This is an optimization exercise on Yosys and OpenROAD, whose aim is small area and a short achievable clock period, not a production implementation. The RTL was checked by simulation tests, not by an equivalence proof against the original design.

File: config.mk
export PLATFORM = sky130hd
export DESIGN_NAME = alu_lite
export DESIGN_NICKNAME = alu_lite
export VERILOG_FILES = /design/flow/design.v
export SDC_FILE = /design/flow/constraint.sdc
export NUM_CORES = 4
export LEC_CHECK = 0
export CAP_MARGIN = 20
export CORE_MARGIN = 2
export CORE_UTILIZATION = 40
export SLEW_MARGIN = 20
File: constraint.sdc
create_clock -name core_clock -period 90.0 [get_ports {clk}]
set_input_delay 18.0000 -clock core_clock [delete_from_list [all_inputs] [get_ports {clk}]]
set_output_delay 18.0000 -clock core_clock [all_outputs]
set_load 0.01 [all_outputs]
File: design.v
module alu_lite #(
    parameter int DATA_WIDTH = 32,
    parameter bit N_CYCLE   = '1       
) (
    input   logic       clk,
    input   logic       reset_n,
    input   logic[31:0] chunk,       
    input   logic[DATA_WIDTH-1:0]  arg1,
    input   logic[DATA_WIDTH-1:0]  arg2,
    output  logic[DATA_WIDTH-1:0]  res
);
    typedef logic[DATA_WIDTH-1:0] data_t;
    typedef struct packed {
        logic add;
        logic sub;
        logic shift_l;
        logic shift_r;
        logic mul_l;
        logic mul_h;
        logic div;
    } insn_t;
    insn_t dec;  
    always_comb begin
        dec = '0;
        case ({chunk[31:25], chunk[14:12]})
            10'b0000001_000: dec.add = '1;
            10'b0000001_010: dec.sub = '1;
            10'b0000010_000: dec.shift_l = '1;
            10'b0000010_010: dec.shift_r = '1;
            10'b0001000_000: dec.mul_l = '1;
            10'b0001000_001: dec.mul_h = '1;
            10'b0001000_010: dec.div = '1;
            default :  ;
        endcase
    end
    data_t addsub_res;
    assign addsub_res = arg1 + (arg2 ^ {DATA_WIDTH{dec.sub}}) + dec.sub;
    data_t shift_res;
    always_comb begin
        if (dec.shift_l)
            shift_res = arg1 << arg2;
        else
            shift_res = arg1 >> arg2;
    end
    logic[2*DATA_WIDTH-1:0] mul_res;
    assign mul_res = arg1 * arg2;
    data_t div_res;
    assign div_res = (arg2 == '0) ? '1 : arg1 / arg2;
    data_t result;
    always_comb begin
        if (dec.add || dec.sub)
            result = addsub_res;
        else if (dec.shift_l || dec.shift_r)
            result = shift_res;
        else if (dec.mul_l)
            result = mul_res[DATA_WIDTH-1:0];
        else if (dec.mul_h)
            result = mul_res[2*DATA_WIDTH-1:DATA_WIDTH];
        else
            result = div_res;
    end
    if (N_CYCLE == '1) begin
        always_ff @(posedge clk)
            res <= result;
    end
    else begin
        assign res = result;
    end
endmodule
File: run.sh
#!/bin/bash
# synth_recipe.tcl (not shown) runs the flow's synth.tcl, then flattens the netlist and writes it again
# the make line also repeats each setting of config.mk as NAME=value (left out here)
make -C /OpenROAD-flow-scripts/flow DESIGN_CONFIG=/design/flow/config.mk WORK_HOME=/design/flow/orfs CLKGATE_MAP_FILE= SYNTH_SCRIPT=/design/flow/synth_recipe.tcl finish
### Pin placement

Pins as bars across the die edge, other pins in gray.
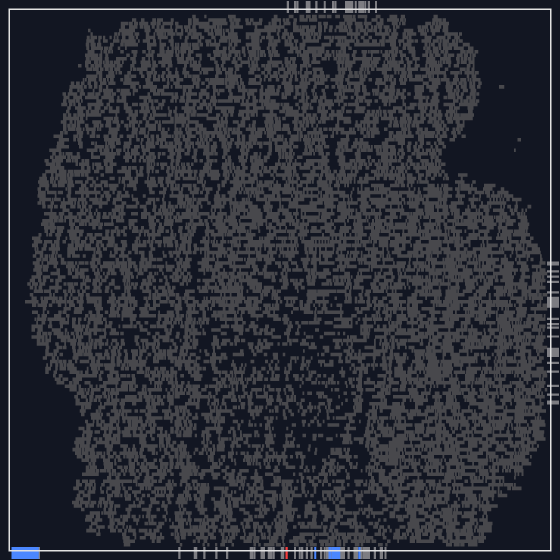
Key: red = clk [pins 1, direction input, edge bottom]; blue = chunk [pins 32, direction input, edge bottom]
All pins by edge: 80 bottom, 27 right, 23 top.
number of I/O port buffers: 106
die width: 417.1 um

==> summary.md <==
| Metric | Value |
|---|---|
| Final count of negative-setup-slack endpoints | `0` |
| I/O Pins | `130` |
| H-tree levels | `2` |
| Result of the run | `finished clean` |
| Most instantiated library cell after synthesis | `sky130_fd_sc_hd__nand2_1` |
| Sequential fraction of the synthesis area | `less than 1%` |
| Biggest regs | `res: 32 flops` |
| Proportion of synthesized area in mux cells | `between 1.5 and 2%` |
| Worst slew margin relative to its limit | `a little under a quarter` |
| Post-synthesis cell type with the largest combined area | `sky130_fd_sc_hd__fa_1` |
| Total Die Area | `between 0.15 and 0.2 mm^2` |
| Initial antenna violation count | `15` |
| Crit path DAT | `around 87000 ps` |
| First-pass iteration count of the detailed router | `6` |
| Layout net count | `12510` |
| Standard-cell row count | `151` |
| Highest layer used for signal routing | `met5` |
| Final standard cell count with taps included and fillers excluded | `around 13000` |
| Post-synthesis simple-gate area fraction | `about a fifth` |
| Post-Route WL | `slightly above 300000 um` |
| Max reg flops | `32` |
| MaxCap Viol Count | `0` |
| Hold WS | `approximately 18000 ps` |
| Most frequent cells after synthesis | `1375 x sky130_fd_sc_hd__nand2_1, 1127 x sky130_fd_sc_hd__inv_1, 897 x sky130_fd_sc_hd__fa_1` |
| Starting utilization of the core area | `40.27%` |
| Largest family of logic cells by synthesized area | `adder cells` |
| Area share of xor/xnor cells in the synthesized design | `approximately 5.7%` |
| Number of enable-type register cells in the synthesized netlist | `0` |
| Buffer type at the clock tree root | `sky130_fd_sc_hd__clkbuf_16` |
| Final HPWL from detailed placement | `242300 um` |
| Maximum cell stage delay along the critical path | `630 ps` |
| Fin crit share | `between 90% and 100%` |
| Critical Path Source Type | `primary input` |
| Post-route DRC violation count | `0` |
| Clock buffers created by TritonCTS | `5` |
| Routed length on met1 | `126200 um` |
| Required @ worst endpoint | `about 90000 ps` |
| Type of destination of the critical path | `flip-flop` |
| Distinct cell type count of the synthesized netlist | `approximately 100` |
| Standard cell core area | `0.1695 mm^2` |
| Number of sinks handled by clock tree synthesis | `32` |
| Share of final-layout standard cells stronger than drive strength 1 | `20.77%` |
| Highest Clock Rate | `roughly 12 MHz` |
| Area of the mapped netlist | `around 0.068 mm^2` |
### Routing congestion

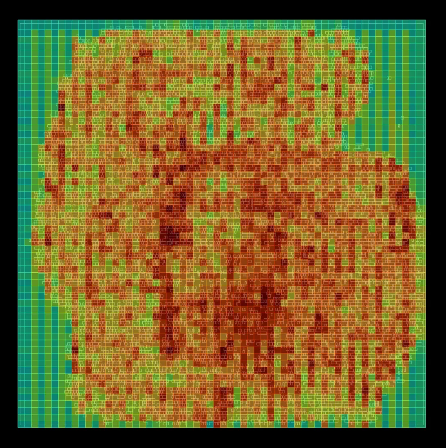
Post-Route Utilization: 50.18%
most heavily used metal layer in global routing: met2
mean routed wirelength per cell: 23.45 um
grt met2 use: 53.18%
total global-route track usage: 34.28%

==> final cells by class <==
cell class	count	area [um^2]
Timing Repair Buffer	1984	15030
Fill cell	16560	84420
Multi-Input combinational cell	7533	62190
Sequential cell	32	640.6
Clock buffer	8	146.4
Antenna cell	3	7.507
Inverter	1134	4260
Tap cell	2218	2775
==> layer usage <==
| layer | GRT usage, % | up-vias |
|---|---|---|
| met5 | 0 | - |
| met4 | 16.84 | 18 |
| met3 | 6.063 | 644 |
| met2 | 53.18 | 3255 |
| met1 | 45.87 | 36700 |
| li1 | - | 34070 |
==> path summary, 6_finish.rpt <==
path / cells after the start / endpoint / slack [ps] / from
setup / recovery: 316 / res[0]$_DFF_P_ / 3210 / arg2[26]
hold / removal: 4 / res[0]$_DFF_P_ / 18460 / arg2[0]
==> worst max-delay path: cells and delay by family <==
family,cells,cell delay (ps)
buf+inv,51,8980
mux,7,2460
xor+xnor,2,380
simple gates,76,14990
compound gates,149,32530
fa+ha+maj,31,9480

## re-timing with driven ports
Ports are ideal in the flow. The routed layout listed here was re-timed in OpenROAD. Step 1 (the two cells are an assumption about what drives the block):
set clk [get_ports {clk}]
set_driving_cell -lib_cell sky130_fd_sc_hd__clkbuf_16 $clk
set_driving_cell -lib_cell sky130_fd_sc_hd__buf_2 [delete_from_list [all_inputs] $clk]
Step 2 also shifts input and output timing later by t, the mid clock arrival at the registers, as if the neighbouring blocks saw the same clock. a / b / c = no drivers / after step 1 / after step 2; a / b = the first two.
t, ns: 0.336
setup WS [ns]: 3.211 / 3.238 / 2.902
worst setup path at the end: input to register
clock arrival spread, ns: 0.003 / 0.003
After both steps setup and hold are still met in this run. For this run, drivers alone change the setup slack by +0.027 ns; drivers and shift together by -0.309 ns.
